What follows belongs to an exercise in optimizing a design on an open flow for small area; a production flow would make more cautious choices. Only simulation tests tie the RTL to the original design; equivalence was not proved. Power and IR drop assume default switching activity.

Fig. 1: run 1, the metal 1 layer
Scale bar: 200 um. Supply wires on this layer in grey.
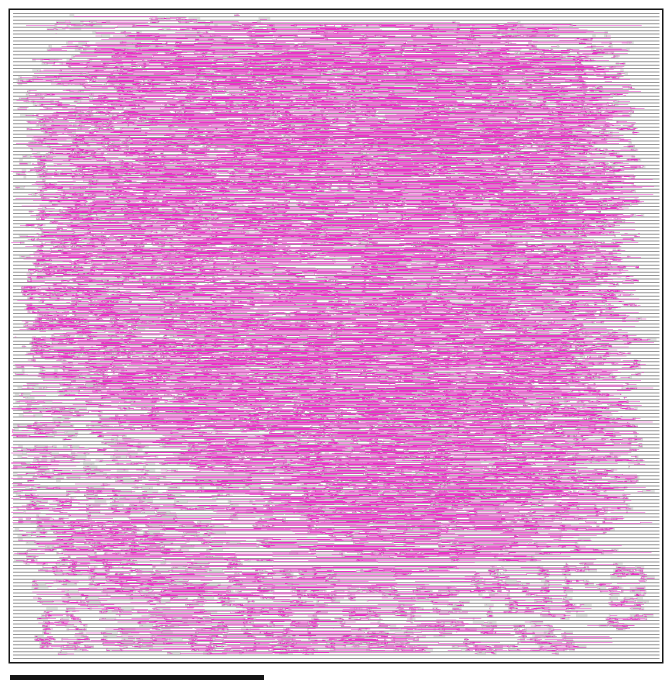
Fig. 2: run 1, register map, names as in the netlist
Other sequential cells in the stronger grey, the rest of the logic in the fainter grey.
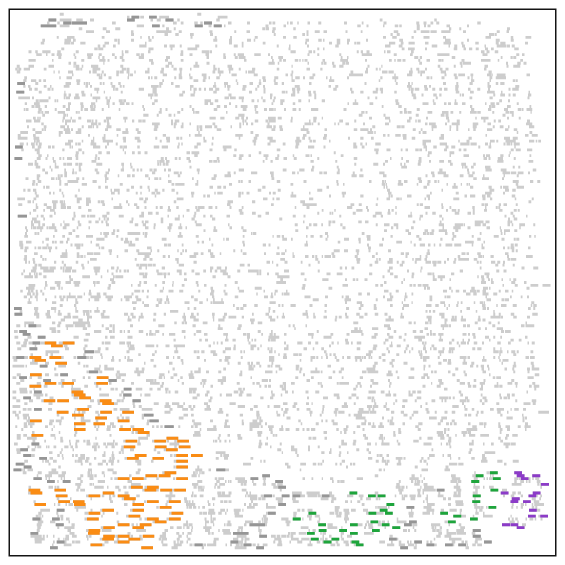
Fig. 3: run 1, metal layers overlaid
Only two layers are drawn.
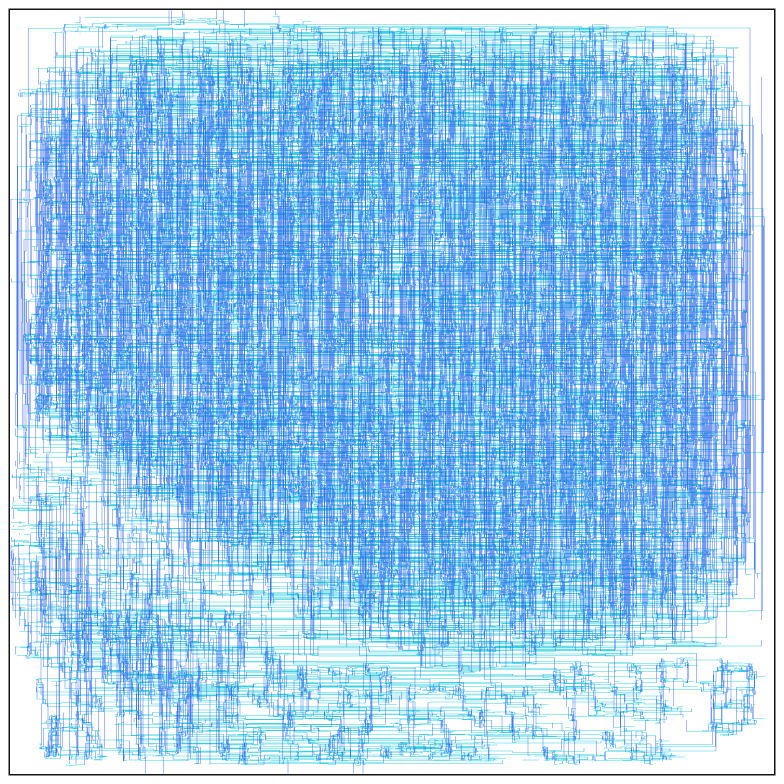
**flow/design.v**
```verilog
module ym2149_vol_table
(
	input             CLK,
	input      [11:0] ADDR,
	output reg [9:0]  DATA
);
	reg [9:0] rom [0:4095];
	initial $readmemh("ym2149_vol_table.hex", rom);
	always @(posedge CLK)
		DATA <= rom[ADDR];
endmodule
module ym2149
(
	input      [7:0] I_DA,
	output reg [7:0] O_DA,
	output           O_DA_OE_L,
	input            I_A9_L,
	input            I_A8,
	input            I_BDIR,
	input            I_BC2,
	input            I_BC1,
	input            I_SEL_L,
	output reg [9:0] O_AUDIO,
	input      [7:0] I_IOA,
	output     [7:0] O_IOA,
	output           O_IOA_OE_L,
	input      [7:0] I_IOB,
	output     [7:0] O_IOB,
	output           O_IOB_OE_L,
	input            ENA,      
	input            RESET_L,
	input            CLK
);
	reg  [3:0]  cnt_div;
	reg         noise_div;
	reg         ena_div;
	reg         ena_div_noise;
	reg  [16:0] poly17;
	reg  [7:0]  addr;
	reg         busctrl_addr;
	reg         busctrl_we;
	reg         busctrl_re;
	reg  [7:0]  regs [0:15];
	wire        env_reset;
	reg  [7:0]  ioa_inreg;
	reg  [7:0]  iob_inreg;
	reg  [4:0]  noise_gen_cnt;
	wire        noise_gen_op;
	reg  [11:0] tone_gen_cnt [1:3];
	reg  [3:1]  tone_gen_op;
	reg  [15:0] env_gen_cnt;
	reg         env_ena;
	reg         env_hold;
	reg         env_inc;
	reg  [4:0]  env_vol;
	reg  [11:0] vol_table_in;
	wire [9:0]  vol_table_out;
	integer i;
	reg cs;
	always @(*) begin
		busctrl_addr = 1'b0;
		busctrl_we = 1'b0;
		busctrl_re = 1'b0;
		cs = (I_A9_L == 1'b0) && (I_A8 == 1'b1) && (addr[7:4] == 4'b0000);
		case({I_BDIR, I_BC2, I_BC1})
			3'b001: busctrl_addr = 1'b1;
			3'b011: busctrl_re = cs;
			3'b100: busctrl_addr = 1'b1;
			3'b110: busctrl_we = cs;
			3'b111: busctrl_addr = 1'b1;
			default: ;
		endcase
	end
	assign O_DA_OE_L = ~busctrl_re;
	always @(posedge CLK) begin
		if(!RESET_L)
			addr <= 8'd0;
		else if(busctrl_addr)
			addr <= I_DA;
	end
	always @(posedge CLK) begin
		if(!RESET_L) begin
			for(i = 0; i < 16; i = i + 1)
				regs[i] <= 8'd0;
		end else if(busctrl_we)
			regs[addr[3:0]] <= I_DA;
	end
	assign env_reset = busctrl_we && (addr[3:0] == 4'hD);
	always @(*) begin
		O_DA = 8'hFF;
		if(busctrl_re) begin
			case(addr[3:0])
				4'h0: O_DA = regs[0];
				4'h1: O_DA = {4'b0000, regs[1][3:0]};
				4'h2: O_DA = regs[2];
				4'h3: O_DA = {4'b0000, regs[3][3:0]};
				4'h4: O_DA = regs[4];
				4'h5: O_DA = {4'b0000, regs[5][3:0]};
				4'h6: O_DA = {3'b000, regs[6][4:0]};
				4'h7: O_DA = regs[7];
				4'h8: O_DA = {3'b000, regs[8][4:0]};
				4'h9: O_DA = {3'b000, regs[9][4:0]};
				4'hA: O_DA = {3'b000, regs[10][4:0]};
				4'hB: O_DA = regs[11];
				4'hC: O_DA = regs[12];
				4'hD: O_DA = {4'b0000, regs[13][3:0]};
				4'hE: O_DA = (regs[7][6] == 1'b0) ? ioa_inreg : regs[14];
				4'hF: O_DA = (regs[7][7] == 1'b0) ? iob_inreg : regs[15];
			endcase
		end
	end
	always @(posedge CLK) begin
		if(!RESET_L) begin
			cnt_div <= 4'd0;
			noise_div <= 1'b0;
			ena_div <= 1'b0;
			ena_div_noise <= 1'b0;
		end else if(ENA) begin
			ena_div <= 1'b0;
			ena_div_noise <= 1'b0;
			if(cnt_div == 4'b0000) begin
				cnt_div <= {~I_SEL_L, 3'b111};
				ena_div <= 1'b1;
				noise_div <= ~noise_div;
				if(noise_div)
					ena_div_noise <= 1'b1;
			end else
				cnt_div <= cnt_div - 4'd1;
		end
	end
	wire [4:0] noise_gen_comp = (regs[6][4:0] == 5'b00000) ? 5'b00000 : (regs[6][4:0] - 5'd1);
	wire       poly17_zero = (poly17 == 17'd0);
	always @(posedge CLK) begin
		if(!RESET_L) begin
			noise_gen_cnt <= 5'd0;
			poly17 <= 17'd0;
		end else if(ENA && ena_div_noise) begin
			if(noise_gen_cnt >= noise_gen_comp) begin
				noise_gen_cnt <= 5'd0;
				poly17 <= {poly17[0] ^ poly17[2] ^ poly17_zero, poly17[16:1]};
			end else
				noise_gen_cnt <= noise_gen_cnt + 5'd1;
		end
	end
	assign noise_gen_op = poly17[0];
	reg [11:0] tone_gen_freq [1:3];
	reg [11:0] tone_gen_comp [1:3];
	always @(*) begin
		tone_gen_freq[1] = {regs[1][3:0], regs[0]};
		tone_gen_freq[2] = {regs[3][3:0], regs[2]};
		tone_gen_freq[3] = {regs[5][3:0], regs[4]};
		for(i = 1; i <= 3; i = i + 1) begin
			if(tone_gen_freq[i] == 12'h000)
				tone_gen_comp[i] = 12'h000;
			else
				tone_gen_comp[i] = tone_gen_freq[i] - 12'd1;
		end
	end
	always @(posedge CLK) begin
		if(!RESET_L) begin
			for(i = 1; i <= 3; i = i + 1)
				tone_gen_cnt[i] <= 12'h000;
			tone_gen_op <= 3'b000;
		end else if(ENA && ena_div) begin
			for(i = 1; i <= 3; i = i + 1) begin
				if(tone_gen_cnt[i] >= tone_gen_comp[i]) begin
					tone_gen_cnt[i] <= 12'h000;
					tone_gen_op[i] <= ~tone_gen_op[i];
				end else
					tone_gen_cnt[i] <= tone_gen_cnt[i] + 12'd1;
			end
		end
	end
	wire [15:0] env_gen_freq = {regs[12], regs[11]};
	wire [15:0] env_gen_comp = (env_gen_freq == 16'h0000) ? 16'h0000 : (env_gen_freq - 16'd1);
	always @(posedge CLK) begin
		if(!RESET_L) begin
			env_gen_cnt <= 16'h0000;
			env_ena <= 1'b0;
		end else if(ENA) begin
			env_ena <= 1'b0;
			if(ena_div) begin
				if(env_gen_cnt >= env_gen_comp) begin
					env_gen_cnt <= 16'h0000;
					env_ena <= 1'b1;
				end else
					env_gen_cnt <= env_gen_cnt + 16'd1;
			end
		end
	end
	wire is_bot    = (env_vol == 5'b00000);
	wire is_bot_p1 = (env_vol == 5'b00001);
	wire is_top_m1 = (env_vol == 5'b11110);
	wire is_top    = (env_vol == 5'b11111);
	always @(posedge CLK) begin
		if(!RESET_L) begin
			env_vol <= 5'b00000;
			env_inc <= 1'b0;
			env_hold <= 1'b0;
		end else if(env_reset) begin
			if(I_DA[2] == 1'b0) begin  
				env_vol <= 5'b11111;
				env_inc <= 1'b0;  
			end else begin
				env_vol <= 5'b00000;
				env_inc <= 1'b1;  
			end
			env_hold <= 1'b0;
		end else if(ENA && env_ena) begin
			if(!env_hold) begin
				if(env_inc)
					env_vol <= env_vol + 5'b00001;
				else
					env_vol <= env_vol + 5'b11111;
			end
			if(regs[13][3] == 1'b0) begin
				if(!env_inc) begin  
					if(is_bot_p1) env_hold <= 1'b1;
				end else begin
					if(is_top) env_hold <= 1'b1;
				end
			end else begin
				if(regs[13][0] == 1'b1) begin  
					if(!env_inc) begin  
						if(regs[13][1] == 1'b1) begin  
							if(is_bot) env_hold <= 1'b1;
						end else begin
							if(is_bot_p1) env_hold <= 1'b1;
						end
					end else begin
						if(regs[13][1] == 1'b1) begin  
							if(is_top) env_hold <= 1'b1;
						end else begin
							if(is_top_m1) env_hold <= 1'b1;
						end
					end
				end else if(regs[13][1] == 1'b1) begin  
					if(!env_inc) begin  
						if(is_bot_p1) env_hold <= 1'b1;
						if(is_bot) begin env_hold <= 1'b0; env_inc <= 1'b1; end
					end else begin
						if(is_top_m1) env_hold <= 1'b1;
						if(is_top) begin env_hold <= 1'b0; env_inc <= 1'b0; end
					end
				end
			end
		end
	end
	wire [2:0] chan_mixed;
	assign chan_mixed[0] = (regs[7][0] | tone_gen_op[1]) & (regs[7][3] | noise_gen_op);
	assign chan_mixed[1] = (regs[7][1] | tone_gen_op[2]) & (regs[7][4] | noise_gen_op);
	assign chan_mixed[2] = (regs[7][2] | tone_gen_op[3]) & (regs[7][5] | noise_gen_op);
	always @(posedge CLK) begin
		if(!RESET_L)
			vol_table_in <= 12'h000;
		else if(ENA) begin
			vol_table_in <= 12'h000;
			if(chan_mixed[0])
				vol_table_in[3:0] <= (regs[8][4] == 1'b0) ? regs[8][3:0] : env_vol[4:1];
			if(chan_mixed[1])
				vol_table_in[7:4] <= (regs[9][4] == 1'b0) ? regs[9][3:0] : env_vol[4:1];
			if(chan_mixed[2])
				vol_table_in[11:8] <= (regs[10][4] == 1'b0) ? regs[10][3:0] : env_vol[4:1];
		end
	end
	ym2149_vol_table u_vol_table
	(
		.CLK(CLK),
		.ADDR(vol_table_in),
		.DATA(vol_table_out)
	);
	always @(posedge CLK) begin
		if(!RESET_L)
			O_AUDIO <= 10'b0000000000;
		else
			O_AUDIO <= vol_table_out;
	end
	assign O_IOA = regs[14];
	assign O_IOA_OE_L = ~regs[7][6];
	assign O_IOB = regs[15];
	assign O_IOB_OE_L = ~regs[7][7];
	always @(posedge CLK) begin
		ioa_inreg <= I_IOA;
		iob_inreg <= I_IOB;
	end
endmodule
```
**flow/ym2149_vol_table.hex**
```
000
002
004
006
009
00d
014
01b
027
036
050
06d
0a5
0eb
17d
24d
002
005
007
009
00d
010
016
01d
02a
038
051
06f
0a7
0ed
17e
24d
004
007
009
00b
00e
012
018
020
02b
03a
054
071
0a9
0ef
17e
24d
006
009
00b
00d
011
014
01a
021
02e
03c
055
073
0ab
0f0
17f
24d
009
00d
00e
011
014
018
01d
024
031
03f
058
076
0ad
0f3
180
24d
00d
010
012
014
018
01b
021
028
035
042
05c
079
0b0
0f5
182
24d
014
016
018
01a
01d
021
027
02f
03a
049
062
07e
0b5
0fa
184
24d
01b
01d
020
021
024
028
02f
035
042
050
068
085
0bb
0fe
188
24d
027
02a
02b
02e
031
035
03a
042
04d
05c
073
091
0c5
108
18e
24d
036
038
03a
03c
03f
042
049
050
05c
06a
082
09d
0d2
114
19a
24d
050
051
054
055
058
05c
062
068
073
082
098
0b4
0e7
128
1ab
254
06d
06f
071
073
076
079
07e
085
091
09d
0b4
0d0
102
142
1c1
264
0a5
0a7
0a9
0ab
0ad
0b0
0b5
0bb
0c5
0d2
0e7
102
133
172
1ed
27c
0eb
0ed
0ef
0f0
0f3
0f5
0fa
0fe
108
114
128
142
172
1af
21d
2ab
17d
17e
17e
17f
180
182
184
188
18e
19a
1ab
1c1
1ed
21d
284
30a
24d
24d
24d
24d
24d
24d
24d
24d
24d
24d
254
264
27c
2ab
30a
379
002
005
006
009
00c
010
016
01d
02a
038
052
06f
0a7
0ed
17e
24e
005
007
009
00b
00f
012
018
01f
02c
03a
053
071
0a9
0ef
17f
24e
006
009
00b
00d
011
014
01b
022
02e
03d
056
073
0ab
0f0
180
24e
009
00b
00d
010
013
016
01c
023
030
03e
057
075
0ad
0f2
181
24e
00c
00f
011
013
016
01a
01f
027
033
041
05b
078
0af
0f4
181
24e
010
012
014
016
01a
01d
023
02a
037
044
05e
07b
0b2
0f7
183
24e
016
018
01b
01c
01f
023
02a
031
03d
04b
064
080
0b7
0fb
185
24e
01d
01f
022
023
027
02a
031
037
044
052
06a
087
0bd
100
189
24e
02a
02c
02e
030
033
037
03d
044
04f
05e
075
092
0c7
10a
190
24e
038
03a
03d
03e
041
044
04b
052
05e
06c
083
09f
0d4
115
19b
24e
052
053
056
057
05b
05e
064
06a
075
083
09a
0b6
0e9
12a
1ad
256
06f
071
073
075
078
07b
080
087
092
09f
0b6
0d1
104
143
1c2
265
0a7
0a9
0ab
0ad
0af
0b2
0b7
0bd
0c7
0d4
0e9
104
135
174
1ee
27d
0ed
0ef
0f0
0f2
0f4
0f7
0fb
100
10a
115
12a
143
174
1b0
21e
2ac
17e
17f
180
181
181
183
185
189
190
19b
1ad
1c2
1ee
21e
285
30b
24e
24e
24e
24e
24e
24e
24e
24e
24e
24e
256
265
27d
2ac
30b
379
004
006
008
00a
00d
011
018
01f
02b
039
053
070
0a8
0ee
17f
24f
006
009
00b
00d
011
014
01a
021
02e
03c
055
073
0ab
0f0
180
24f
008
00b
00d
00f
012
016
01c
023
02f
03e
057
074
0ac
0f2
181
24f
00a
00d
00f
011
014
018
01e
025
031
040
059
077
0ae
0f3
182
24f
00d
011
012
014
018
01b
021
028
035
043
05c
079
0b0
0f5
183
24f
011
014
016
018
01b
01f
025
02c
039
046
05f
07c
0b3
0f8
184
24f
018
01a
01c
01e
021
025
02b
032
03e
04c
065
082
0b8
0fd
186
24f
01f
021
023
025
028
02c
032
039
045
053
06c
088
0be
101
18a
24f
02b
02e
02f
031
035
039
03e
045
051
05f
077
094
0c8
10b
191
24f
039
03c
03e
040
043
046
04c
053
05f
06d
085
0a0
0d5
116
19c
24f
053
055
057
059
05c
05f
065
06c
077
085
09b
0b7
0ea
12b
1ae
256
070
073
074
077
079
07c
082
088
094
0a0
0b7
0d3
105
144
1c3
266
0a8
0ab
0ac
0ae
0b0
0b3
0b8
0be
0c8
0d5
0ea
105
136
175
1ef
27e
0ee
0f0
0f2
0f3
0f5
0f8
0fc
101
10b
116
12b
144
175
1b1
21f
2ad
17f
180
181
182
183
184
186
18a
191
19c
1ae
1c3
1ef
21f
285
30b
24e
24e
24e
24e
24e
24e
24e
24e
24e
24e
256
266
27e
2ad
30b
37a
006
009
00a
00d
010
014
01a
021
02d
03b
055
072
0aa
0f0
181
250
009
00b
00d
00f
013
016
01c
023
030
03e
057
075
0ad
0f2
182
250
00a
00d
00f
011
014
018
01f
026
031
040
059
076
0ae
0f3
183
250
00d
00f
011
014
017
01a
020
027
034
042
05b
079
0b0
0f5
183
250
010
013
014
017
01a
01e
023
02a
037
045
05e
07b
0b2
0f7
184
250
014
016
018
01a
01e
021
027
02e
03b
048
061
07e
0b5
0fa
186
250
01a
01c
01f
020
023
027
02d
034
040
04e
067
084
0ba
0fe
188
250
021
023
026
027
02a
02e
034
03b
047
055
06e
08a
0c0
103
18c
250
02d
030
031
034
037
03b
040
047
053
061
079
096
0ca
10c
192
250
03b
03e
040
042
045
048
04e
055
061
06f
087
0a2
0d7
118
19e
250
055
057
059
05b
05e
061
067
06e
079
087
09d
0b9
0ec
12c
1af
258
072
075
076
079
07b
07e
084
08a
096
0a2
0b9
0d4
106
145
1c4
267
0aa
0ad
0ae
0b0
0b2
0b5
0ba
0c0
0ca
0d7
0ec
106
137
176
1f0
27f
0f0
0f2
0f3
0f5
0f7
0fa
0fe
103
10c
118
12c
145
176
1b2
220
2ae
181
182
183
183
184
186
188
18c
192
19e
1af
1c4
1f0
220
286
30c
250
250
250
250
250
250
250
250
250
250
257
267
27f
2ae
30c
37a
009
00c
00d
010
013
017
01d
024
030
03e
058
075
0ad
0f3
183
251
00c
00e
010
012
016
019
01f
026
033
041
05a
077
0af
0f4
184
251
00d
010
012
014
017
01b
022
029
034
043
05c
079
0b1
0f6
185
251
010
012
014
017
01a
01d
023
02a
037
045
05e
07b
0b2
0f7
185
251
013
016
017
01a
01d
021
026
02d
03a
048
061
07e
0b4
0fa
186
251
017
019
01b
01d
021
024
02a
031
03e
04b
064
081
0b8
0fc
188
251
01d
01f
022
023
026
02a
030
037
043
051
06a
086
0bc
101
18a
251
024
026
029
02a
02d
031
037
03e
04a
058
070
08c
0c2
105
18e
251
030
033
034
037
03a
03e
043
04a
056
064
07b
098
0cd
10f
194
251
03e
041
043
045
048
04b
051
058
064
072
089
0a4
0d9
11a
1a0
251
058
05a
05c
05e
061
064
06a
070
07b
089
0a0
0bb
0ee
12e
1b1
259
075
077
079
07b
07e
081
086
08c
098
0a4
0bb
0d6
109
147
1c6
269
0ad
0af
0b1
0b2
0b4
0b8
0bc
0c2
0cd
0d9
0ee
109
139
178
1f2
280
0f3
0f4
0f6
0f7
0fa
0fc
101
105
10e
11a
12e
147
178
1b3
221
2af
183
184
185
185
186
188
18a
18e
194
1a0
1b1
1c6
1f1
221
287
30d
251
251
251
251
251
251
251
251
251
251
259
269
280
2af
30d
37b
00d
010
011
014
017
01b
021
028
034
042
05c
078
0b0
0f6
186
254
010
012
014
016
01a
01d
023
02a
036
044
05d
07b
0b2
0f7
187
254
011
014
016
018
01b
01f
025
02c
038
047
05f
07c
0b4
0f9
187
254
014
016
018
01b
01e
021
027
02e
03a
048
061
07f
0b5
0fa
188
254
017
01a
01b
01e
021
025
02a
031
03d
04b
064
081
0b8
0fd
189
254
01b
01d
01f
021
025
028
02e
035
041
04e
067
084
0bb
0ff
18a
254
021
023
025
027
02a
02e
034
03b
047
055
06d
089
0bf
104
18d
254
028
02a
02c
02e
031
035
03b
041
04e
05b
074
090
0c6
108
191
254
034
036
038
03a
03d
041
047
04e
059
067
07e
09b
0d0
112
197
254
042
044
047
048
04b
04e
055
05b
067
075
08c
0a8
0dc
11d
1a2
254
05c
05d
05f
061
064
067
06d
074
07e
08c
0a3
0be
0f1
131
1b3
25b
078
07b
07c
07f
081
084
089
090
09b
0a8
0be
0d9
10b
14a
1c8
26b
0b0
0b2
0b4
0b5
0b8
0bb
0bf
0c6
0d0
0dc
0f1
10b
13c
17a
1f4
282
0f6
0f7
0f9
0fa
0fd
0ff
103
108
111
11d
131
14a
17a
1b6
223
2b0
186
187
187
188
189
18a
18d
191
197
1a2
1b3
1c8
1f4
223
289
30e
253
253
253
253
253
253
253
253
253
253
25b
26b
282
2b0
30e
37c
014
016
018
01a
01d
021
027
02e
03a
048
061
07e
0b5
0fa
18a
256
016
018
01b
01c
020
023
029
030
03c
04a
063
080
0b7
0fc
18b
256
018
01b
01c
01e
021
025
02b
032
03e
04c
065
081
0b9
0fd
18b
256
01a
01c
01e
021
024
027
02d
034
040
04e
066
084
0ba
0ff
18c
256
01d
020
021
024
027
02b
030
037
043
051
069
086
0bc
101
18d
256
021
023
025
027
02b
02e
034
03b
047
054
06d
089
0c0
104
18e
256
027
029
02b
02d
030
034
03a
041
04c
05a
073
08e
0c4
108
191
256
02e
030
032
034
037
03b
041
047
053
061
079
094
0ca
10d
194
256
03a
03c
03e
040
043
047
04c
053
05f
06c
083
0a0
0d4
116
19b
256
048
04a
04c
04e
051
054
05a
061
06c
07a
091
0ac
0e0
121
1a6
256
061
063
065
066
069
06d
073
079
083
091
0a7
0c3
0f5
135
1b7
25e
07e
080
081
084
086
089
08e
094
0a0
0ac
0c3
0de
10f
14e
1cb
26d
0b5
0b7
0b9
0ba
0bc
0c0
0c4
0ca
0d4
0e0
0f5
10f
13f
17e
1f6
284
0fa
0fc
0fd
0ff
101
103
108
10c
116
121
135
14e
17d
1b8
226
2b2
18a
18b
18b
18c
18d
18e
191
194
19b
1a6
1b7
1cb
1f6
226
28b
30f
256
256
256
256
256
256
256
256
256
256
25e
26d
284
2b2
30f
37d
01b
01d
01f
021
024
028
02e
034
041
04e
067
084
0bb
100
18e
25a
01d
01f
022
023
027
02a
030
037
043
050
069
086
0bd
101
18f
25a
01f
022
023
025
028
02c
032
039
044
053
06b
087
0be
103
190
25a
021
023
025
028
02b
02e
034
03b
047
054
06d
08a
0c0
104
191
25a
024
027
028
02b
02e
031
037
03e
04a
057
070
08c
0c2
107
191
25a
028
02a
02c
02e
031
034
03b
041
04d
05a
073
08f
0c5
109
193
25a
02e
030
032
034
037
03b
041
047
053
060
079
094
0ca
10d
195
25a
034
037
039
03b
03e
041
047
04d
059
067
07f
09a
0d0
112
199
25a
041
043
044
047
04a
04d
053
059
065
072
089
0a5
0d9
11b
19f
25a
04e
050
053
054
057
05a
060
067
072
080
097
0b2
0e6
126
1aa
25a
067
069
06b
06d
070
073
079
07f
089
097
0ad
0c8
0fa
13a
1bb
262
084
086
087
08a
08c
08f
094
09a
0a5
0b2
0c8
0e3
114
152
1cf
271
0bb
0bd
0be
0c0
0c2
0c5
0ca
0d0
0d9
0e6
0fa
114
144
182
1fa
287
0ff
101
102
104
106
108
10d
112
11b
126
13a
152
181
1bc
229
2b5
18e
18f
190
191
191
193
195
199
19f
1aa
1bb
1cf
1f9
229
28d
312
25a
25a
25a
25a
25a
25a
25a
25a
25a
25a
261
270
287
2b5
312
37f
027
02a
02b
02d
030
034
03a
041
04c
05a
072
08e
0c5
109
197
261
02a
02c
02e
030
033
036
03c
043
04f
05c
074
090
0c7
10b
198
261
02b
02e
030
032
035
038
03e
045
050
05e
076
092
0c8
10c
198
261
02d
030
032
034
037
03a
040
046
052
060
078
094
0ca
10e
199
261
030
033
035
037
03a
03e
043
049
055
062
07b
096
0cc
110
19a
261
034
036
038
03a
03e
041
046
04d
059
065
07e
099
0cf
112
19b
261
03a
03c
03e
040
043
046
04c
053
05e
06b
083
09e
0d3
117
19e
261
041
043
045
046
049
04d
053
059
065
072
089
0a4
0d9
11b
1a1
261
04c
04f
050
052
055
059
05e
065
070
07d
094
0af
0e3
124
1a7
261
05a
05c
05e
060
062
065
06b
072
07d
08a
0a1
0bb
0ef
12f
1b2
261
072
074
076
078
07b
07e
083
089
094
0a1
0b6
0d1
103
142
1c2
268
08e
090
092
094
096
099
09e
0a4
0af
0bb
0d1
0eb
11c
15a
1d6
277
0c5
0c7
0c8
0ca
0cc
0cf
0d3
0d9
0e3
0ef
103
11c
14b
189
200
28d
109
10a
10c
10d
110
112
116
11b
123
12f
142
15a
189
1c3
22f
2ba
197
198
198
199
19a
19b
19e
1a1
1a7
1b2
1c2
1d6
200
22f
292
315
260
260
260
260
260
260
260
260
260
260
268
276
28c
2ba
315
382
036
038
039
03b
03e
042
048
04e
05a
067
07f
09a
0d0
114
1a1
268
038
03a
03c
03e
041
044
04a
050
05c
069
080
09c
0d2
116
1a1
268
039
03c
03e
040
043
046
04c
052
05d
06b
083
09e
0d4
117
1a2
268
03b
03e
040
042
045
048
04d
054
05f
06c
084
0a0
0d5
119
1a3
268
03e
041
043
045
048
04b
050
057
062
06f
087
0a2
0d7
11b
1a3
268
042
044
046
048
04b
04e
054
05a
066
072
08a
0a5
0da
11d
1a5
268
048
04a
04c
04d
050
054
05a
060
06b
078
090
0aa
0df
121
1a7
268
04e
050
052
054
057
05a
060
066
071
07e
095
0b0
0e4
126
1ab
268
05a
05c
05d
05f
062
066
06b
071
07c
089
09f
0bb
0ee
12e
1b0
268
067
069
06b
06c
06f
072
078
07e
089
096
0ac
0c6
0f9
139
1bb
268
07f
080
083
084
087
08a
090
095
09f
0ac
0c1
0dc
10d
14c
1cb
26f
09a
09c
09e
0a0
0a2
0a5
0aa
0b0
0bb
0c6
0dc
0f6
126
163
1de
27e
0d0
0d2
0d4
0d5
0d7
0da
0df
0e4
0ee
0f9
10d
126
154
192
207
293
114
115
117
118
11a
11c
121
125
12e
138
14c
163
191
1ca
235
2bf
1a1
1a1
1a2
1a3
1a3
1a5
1a7
1ab
1b0
1bb
1cb
1de
207
235
298
31a
268
268
268
268
268
268
268
268
268
268
26f
27d
293
2bf
31a
386
050
052
053
055
058
05b
061
067
072
07e
096
0b0
0e5
128
1b1
275
052
054
056
057
05b
05d
063
069
074
080
097
0b2
0e7
129
1b2
275
053
056
057
059
05c
05f
065
06b
075
082
099
0b4
0e8
12b
1b3
275
055
057
059
05b
05e
061
066
06c
077
084
09b
0b6
0ea
12c
1b4
275
058
05b
05c
05e
061
064
069
06f
07a
086
09d
0b8
0ec
12e
1b4
275
05b
05d
05f
061
064
067
06c
073
07e
089
0a0
0ba
0ee
130
1b6
275
061
063
065
066
069
06c
072
078
082
08f
0a5
0bf
0f3
134
1b8
275
067
069
06b
06c
06f
073
078
07e
088
095
0ab
0c5
0f8
138
1bb
275
072
074
075
077
07a
07e
082
088
093
09f
0b5
0cf
101
141
1c0
275
07e
080
082
084
086
089
08f
095
09f
0ab
0c1
0da
10c
14b
1cb
275
096
097
099
09b
09d
0a0
0a5
0ab
0b5
0c1
0d5
0ef
11f
15d
1da
27c
0b0
0b2
0b4
0b6
0b8
0ba
0bf
0c5
0cf
0da
0ef
108
136
172
1ec
28a
0e5
0e7
0e8
0ea
0ec
0ee
0f3
0f8
101
10c
11e
136
164
1a0
213
29e
127
128
12a
12b
12d
12f
133
137
140
14a
15d
172
19f
1d7
240
2c8
1b1
1b2
1b3
1b4
1b4
1b6
1b8
1bb
1c0
1cb
1da
1ec
212
240
2a1
320
274
274
274
274
274
274
274
274
274
274
27b
288
29d
2c8
320
38b
06d
06f
070
072
075
078
07d
082
08c
097
0ae
0c6
0f9
13b
1c0
27d
06f
071
073
074
077
079
07e
084
08e
099
0af
0c8
0fb
13c
1c1
27d
070
073
074
076
078
07b
080
086
08f
09b
0b1
0ca
0fd
13d
1c1
27d
072
074
076
078
07a
07d
082
087
091
09c
0b2
0cb
0fe
13f
1c2
27d
075
077
078
07a
07d
080
084
08a
094
09f
0b5
0cd
100
141
1c2
27d
078
079
07b
07d
080
082
087
08d
097
0a1
0b7
0d0
102
142
1c4
27d
07d
07e
080
082
084
087
08c
092
09b
0a6
0bc
0d4
106
146
1c6
27d
082
084
086
087
08a
08d
092
097
0a1
0ac
0c1
0d9
10b
14a
1c9
27d
08c
08e
08f
091
094
097
09b
0a1
0aa
0b5
0ca
0e3
113
151
1ce
27d
097
099
09b
09c
09f
0a1
0a6
0ac
0b5
0c1
0d5
0ed
11d
15b
1d7
27d
0ae
0af
0b1
0b2
0b5
0b7
0bc
0c1
0ca
0d5
0e7
100
12f
16b
1e5
283
0c6
0c8
0ca
0cb
0cd
0d0
0d4
0d9
0e3
0ed
100
118
145
17f
1f6
290
0f9
0fb
0fd
0fe
100
102
106
10b
113
11d
12e
145
170
1ab
21a
2a2
139
13a
13c
13d
13f
141
144
148
150
159
16b
17f
1a9
1df
245
2ca
1c0
1c1
1c1
1c2
1c2
1c4
1c6
1c9
1ce
1d7
1e5
1f6
219
245
2a2
31e
27b
27b
27b
27b
27b
27b
27b
27b
27b
27b
282
28e
2a1
2ca
31e
386
0a5
0a7
0a8
0a9
0ab
0ae
0b2
0b7
0c0
0c9
0dd
0f3
123
162
1e0
292
0a7
0a8
0aa
0ab
0ae
0b0
0b4
0b9
0c1
0cb
0de
0f5
125
163
1e1
292
0a8
0aa
0ab
0ad
0af
0b1
0b6
0ba
0c2
0cc
0e0
0f6
126
164
1e1
292
0a9
0ab
0ad
0ae
0b0
0b2
0b7
0bb
0c4
0cd
0e1
0f8
127
165
1e2
292
0ab
0ae
0af
0b0
0b2
0b5
0b9
0bd
0c6
0cf
0e3
0f9
129
167
1e2
292
0ae
0b0
0b1
0b2
0b5
0b7
0bb
0c0
0c9
0d2
0e5
0fb
12b
168
1e3
292
0b2
0b4
0b6
0b7
0b9
0bb
0c0
0c4
0cc
0d6
0e9
0ff
12e
16c
1e5
292
0b7
0b9
0ba
0bb
0bd
0c0
0c4
0c9
0d1
0db
0ee
103
132
16f
1e8
292
0c0
0c1
0c2
0c4
0c6
0c9
0cc
0d1
0d9
0e2
0f5
10b
139
175
1ec
292
0c9
0cb
0cc
0cd
0cf
0d2
0d6
0db
0e2
0ec
0ff
114
142
17d
1f4
292
0dd
0de
0e0
0e1
0e3
0e5
0e9
0ee
0f5
0ff
10e
126
152
18b
1ff
298
0f3
0f5
0f6
0f8
0f9
0fb
0ff
103
10b
114
126
13b
164
19c
20e
2a2
123
125
126
127
129
12b
12e
132
139
142
150
164
18d
1c4
22e
2b2
160
161
162
163
164
166
169
16c
173
17a
18b
19c
1c2
1f4
256
2d5
1e0
1e1
1e1
1e2
1e2
1e3
1e5
1e8
1ec
1f4
1ff
20e
22b
256
2ad
324
290
290
290
290
290
290
290
290
290
290
295
2a0
2b0
2d5
324
388
0eb
0ed
0ee
0ef
0f1
0f3
0f7
0fb
103
10b
11e
132
160
19d
217
2c2
0ed
0ee
0f0
0f1
0f3
0f5
0f8
0fd
104
10c
11f
134
162
19e
217
2c2
0ee
0f0
0f1
0f2
0f4
0f6
0fa
0fe
105
10e
120
135
163
19f
217
2c2
0ef
0f1
0f2
0f3
0f5
0f7
0fb
0ff
106
10f
121
136
164
1a0
218
2c2
0f1
0f3
0f4
0f5
0f7
0f9
0fd
101
108
111
123
137
165
1a1
218
2c2
0f3
0f5
0f6
0f7
0f9
0fb
0ff
103
10b
113
125
139
167
1a3
219
2c2
0f7
0f8
0fa
0fb
0fd
0ff
103
107
10e
116
128
13c
16a
1a6
21b
2c2
0fb
0fd
0fe
0ff
101
103
107
10b
112
11a
12c
140
16d
1a8
21d
2c2
103
104
105
106
108
10b
10e
112
119
121
133
147
173
1ae
221
2c2
10b
10c
10e
10f
111
113
116
11a
121
12a
13b
14f
17b
1b5
228
2c2
11e
11f
120
121
123
125
128
12c
133
13b
149
15f
18b
1c1
232
2c6
132
134
135
136
137
139
13c
140
147
14f
15f
173
19a
1d0
23f
2d0
160
162
163
164
165
167
16a
16d
173
17b
187
19a
1c1
1f7
25c
2de
19a
19b
19c
19d
19e
1a0
1a2
1a5
1ab
1b2
1c1
1d0
1f3
224
282
2fd
217
217
217
218
218
219
21b
21d
221
228
232
23f
259
282
2d5
348
2be
2be
2be
2be
2be
2be
2be
2be
2be
2be
2c3
2cc
2da
2fd
348
3aa
17d
17e
17e
17f
181
183
185
188
18e
194
1a4
1b5
1df
218
288
325
17e
17f
180
180
182
184
186
189
18f
195
1a4
1b6
1e0
219
288
325
17e
180
180
182
183
185
187
18a
18f
196
1a5
1b6
1e0
219
289
325
17f
180
182
183
184
185
188
18b
190
197
1a6
1b7
1e1
21a
289
325
181
182
183
184
185
187
189
18c
192
198
1a7
1b8
1e2
21b
289
325
183
184
185
185
187
188
18b
18e
194
199
1a9
1ba
1e4
21c
28a
325
185
186
187
188
189
18b
18e
191
196
19c
1ab
1bc
1e6
21e
28b
325
188
189
18a
18b
18c
18e
191
194
199
19f
1ae
1bf
1e8
220
28d
325
18e
18f
18f
190
192
194
196
199
19e
1a4
1b3
1c4
1ed
224
290
325
194
195
196
197
198
199
19c
19f
1a4
1aa
1b9
1c9
1f2
229
295
325
1a4
1a4
1a5
1a6
1a7
1a9
1ab
1ae
1b3
1b9
1c3
1d8
200
232
29c
328
1b5
1b6
1b6
1b7
1b8
1ba
1bc
1bf
1c4
1c9
1d8
1e8
20b
23d
2a5
32f
1df
1e0
1e0
1e1
1e2
1e4
1e6
1e8
1ed
1f2
1fb
20b
22e
260
2bd
339
214
214
215
216
217
218
21a
21c
220
225
232
23d
25b
287
2df
352
288
288
289
289
289
28a
28b
28d
290
295
29c
2a5
2b8
2df
32b
396
320
320
320
320
320
320
320
320
320
320
324
32b
335
352
396
3f3
24d
24d
24d
24d
24d
24d
24d
24d
24d
24d
254
25c
27c
2ab
302
379
24d
24d
24d
24d
24d
24d
24d
24d
24d
24d
254
25c
27c
2ab
302
379
24d
24d
24d
24d
24d
24d
24d
24d
24d
24d
254
25c
27c
2ab
302
379
24d
24d
24d
24d
24d
24d
24d
24d
24d
24d
254
25c
27c
2ab
302
379
24d
24d
24d
24d
24d
24d
24d
24d
24d
24d
254
25c
27c
2ab
302
379
24d
24d
24d
24d
24d
24d
24d
24d
24d
24d
254
25c
27c
2ab
302
379
24d
24d
24d
24d
24d
24d
24d
24d
24d
24d
254
25c
27c
2ab
302
379
24d
24d
24d
24d
24d
24d
24d
24d
24d
24d
254
25c
27c
2ab
302
379
24d
24d
24d
24d
24d
24d
24d
24d
24d
24d
254
25c
27c
2ab
302
379
24d
24d
24d
24d
24d
24d
24d
24d
24d
24d
254
25c
27c
2ab
302
379
254
254
254
254
254
254
254
254
254
254
254
264
284
2ab
302
379
25c
25c
25c
25c
25c
25c
25c
25c
25c
25c
264
26c
284
2ab
302
379
27c
27c
27c
27c
27c
27c
27c
27c
27c
27c
27c
284
29c
2c3
30a
379
2a3
2a3
2a3
2a3
2a3
2a3
2a3
2a3
2a3
2a3
2ab
2ab
2bb
2db
322
381
302
302
302
302
302
302
302
302
302
302
302
302
302
322
359
3b0
371
371
371
371
371
371
371
371
371
371
371
371
371
381
3b0
3ff
```
**flow/run.sh**
```bash
#!/bin/bash
# synth_recipe.tcl (not shown) runs the flow's synth.tcl, then flattens the netlist and writes it again
# the make line also repeats each setting of config.mk as NAME=value (left out here)
make -C /OpenROAD-flow-scripts/flow DESIGN_CONFIG=/design/flow/config.mk WORK_HOME=/design/flow/orfs CLKGATE_MAP_FILE= SYNTH_SCRIPT=/design/flow/synth_recipe.tcl finish
```
**flow/config.mk**
```make
export PLATFORM = sky130hd
export DESIGN_NAME = ym2149
export DESIGN_NICKNAME = ym2149
export VERILOG_FILES = /design/flow/design.v
export SDC_FILE = /design/flow/constraint.sdc
export NUM_CORES = 4
export LEC_CHECK = 0
export CAP_MARGIN = 40
export CORE_MARGIN = 2
export CORE_UTILIZATION = 15
export PLACE_DENSITY = 0.25
export SLEW_MARGIN = 40
export SYNTH_MEMORY_MAX_BITS = 65536
```
**flow/constraint.sdc**
```tcl
create_clock -name core_clock -period 20.0 [get_ports {CLK}]
set_input_delay 4.0000 -clock core_clock [delete_from_list [all_inputs] [get_ports {CLK}]]
set_output_delay 4.0000 -clock core_clock [all_outputs]
set_load 0.01 [all_outputs]
```
==> flow_metrics.py <==
metrics = {
    "cts": {
        "cts_inserted_buffers": 39,
        "clk_path_buf_depth": 3,
        "cts_setup_buffers": 0,
    },
    "route": {
        "highest_layer": "met5",
        "antenna_left": 0,
        "detailedRoute.firstIterationViolations": 13300,
        "met1_length_mm": 265,
        "wl_met3_mm": 94.3,
    },
    "power": {
        "leakage_nw": 16.0,
        "pwr-share-seq_pct": 35.9,
        "intPower_mw": 1.03,
        "top_power_group": "the clock network",
        "pg_clk_uw": 741,
    },
    "logic_synthesis": {
        "syn_avg_cell_area_um2": 6.84,
        "synth_top_area_share_pct": 7.70,
        "synth_cell_types": 127,
        "synth_ff_type": "dfxtp_1",
        "synthCells": 5705,
    },
    "finish": {
        "stdcell_area_um2": 48900,
        "inv_count": 47,
        "fin_util_pct": 18.9,
        "nets": 5881,
        "num-nonclk-buffers": 687,
        "antenna_cells": 217,
        "final_cells": 9397,
        "multi_input_comb_cells": 4725,
    },
    "setup_path": {
        "worstSetupEndpointType": "primary output",
        "worstSetupPathType": "in2out",
        "rr_startpoint": "vol_table_in[1]$_SDFFE_PN0P_",
        "reg2reg_slack_ns": 12.66,
    },
    "global_routing": {
        "gr-usage-met2_pct": 60.8,
        "grtUsageMet3_pct": 28.5,
        "gr-total-overflow": 0,
        "antenna_found_initial": 241,
        "grt_pass1_wl_mm": 808,
    },
    "sta": {
        "final.min_clock_period_ns": 10.97,
        "tightest_slew_ns": 1.16,
    },
    "min_path": {
        "hold_path.startpoint": "u_vol_table.DATA[9]$_DFF_P_",
        "hold_depth": 1,
    },
    "status": {
        "outcome": "complete, no violations",
    },
    "placement": {
        "place_area_um2": 46900,
    },
    "floorplanning": {
        "die-area_um2": 264000,
    },
}
Notes on Fig. 1 above:
The layer holds 39% of the routed length. 5567 nets have wire on it. The longest straight run is 177 um. The layer carries 265 mm of wire. The wires run mostly horizontal.
via count: 67600
wirelength, routed: 673 mm
M1 GR Usage: 57.7%

Notes on Fig. 2 above:
Key: orange = regs [placed flops 100, where south-west]; purple = poly17 [placed flops 17, where south-east]; green = tone_gen_cnt [placed flops 36]
Seq group: 563 uW
sequential share of cell area: 12.3%

Notes on Fig. 3 above:
Key: cyan = M1 [wire length 265 mm]; blue = M2 [wire length 245 mm]
wire per inst: 71.6 um
GRT Overall Usage: 48.8%

run 1: cell families after synthesis:
| kind of cell | after synthesis | share of synthesized area, % |
|---|---|---|
| compound gates | 2386 | 41.6 |
| xor+xnor | 105 | 2.40 |
| fa+ha+maj | 100 | 3.23 |
| buf+inv | 732 | 9.10 |
| flops | 248 | 15.3 |
| mux | 81 | 2.32 |
| simple gates | 2053 | 26.1 |
run 1: cell usage after synthesis (100+ instances only):
cell type / n
a211oi_1: 109
a21oi_1: 533
a31oi_1: 137
and2_1: 100
buf_2: 248
clkbuf_1: 305
dfxtp_1: 148
edfxtp_1: 100
nand2_1: 501
nand2b_1: 105
nand3_1: 209
nor2_1: 474
nor3_1: 236
o211ai_1: 127
o21ai_0: 442
run 1: state kept, by name, summed over array words and instances (netlist names), 10 cells and up:
signal	flops
O_AUDIO	10
env_gen_cnt	16
poly17	17
regs	100
tone_gen_cnt	36
u_vol_table.DATA	10
vol_table_in	12

-- static timing again, ports no longer ideal --
In the flow no input, the clock included, has a driving cell. The finished layout below was timed again as built, in two steps.
Step 1, drivers: a clkbuf_16 drives CLK and a buf_2 each remaining input, both assumed.
Step 2 times the ports against the registers' clock, not the clock port: input delays grow and output delays shrink by t, the midpoint of the rising clock arrivals with the driver on.
Slacks: ideal / step 1 / step 2; pairs: ideal / step 1.
shift t [ns]: 0.785
setup slack, ns: 9.031 / 9.003 / 9.003
clock arrival spread, ns: 0.081 / 0.081
worst register clock-pin slew, ns: 0.08 / 0.08
After both steps setup and hold are still met in this run. The setup slack of this run moves by -0.028 ns with the drivers and by -0.028 ns with both steps.
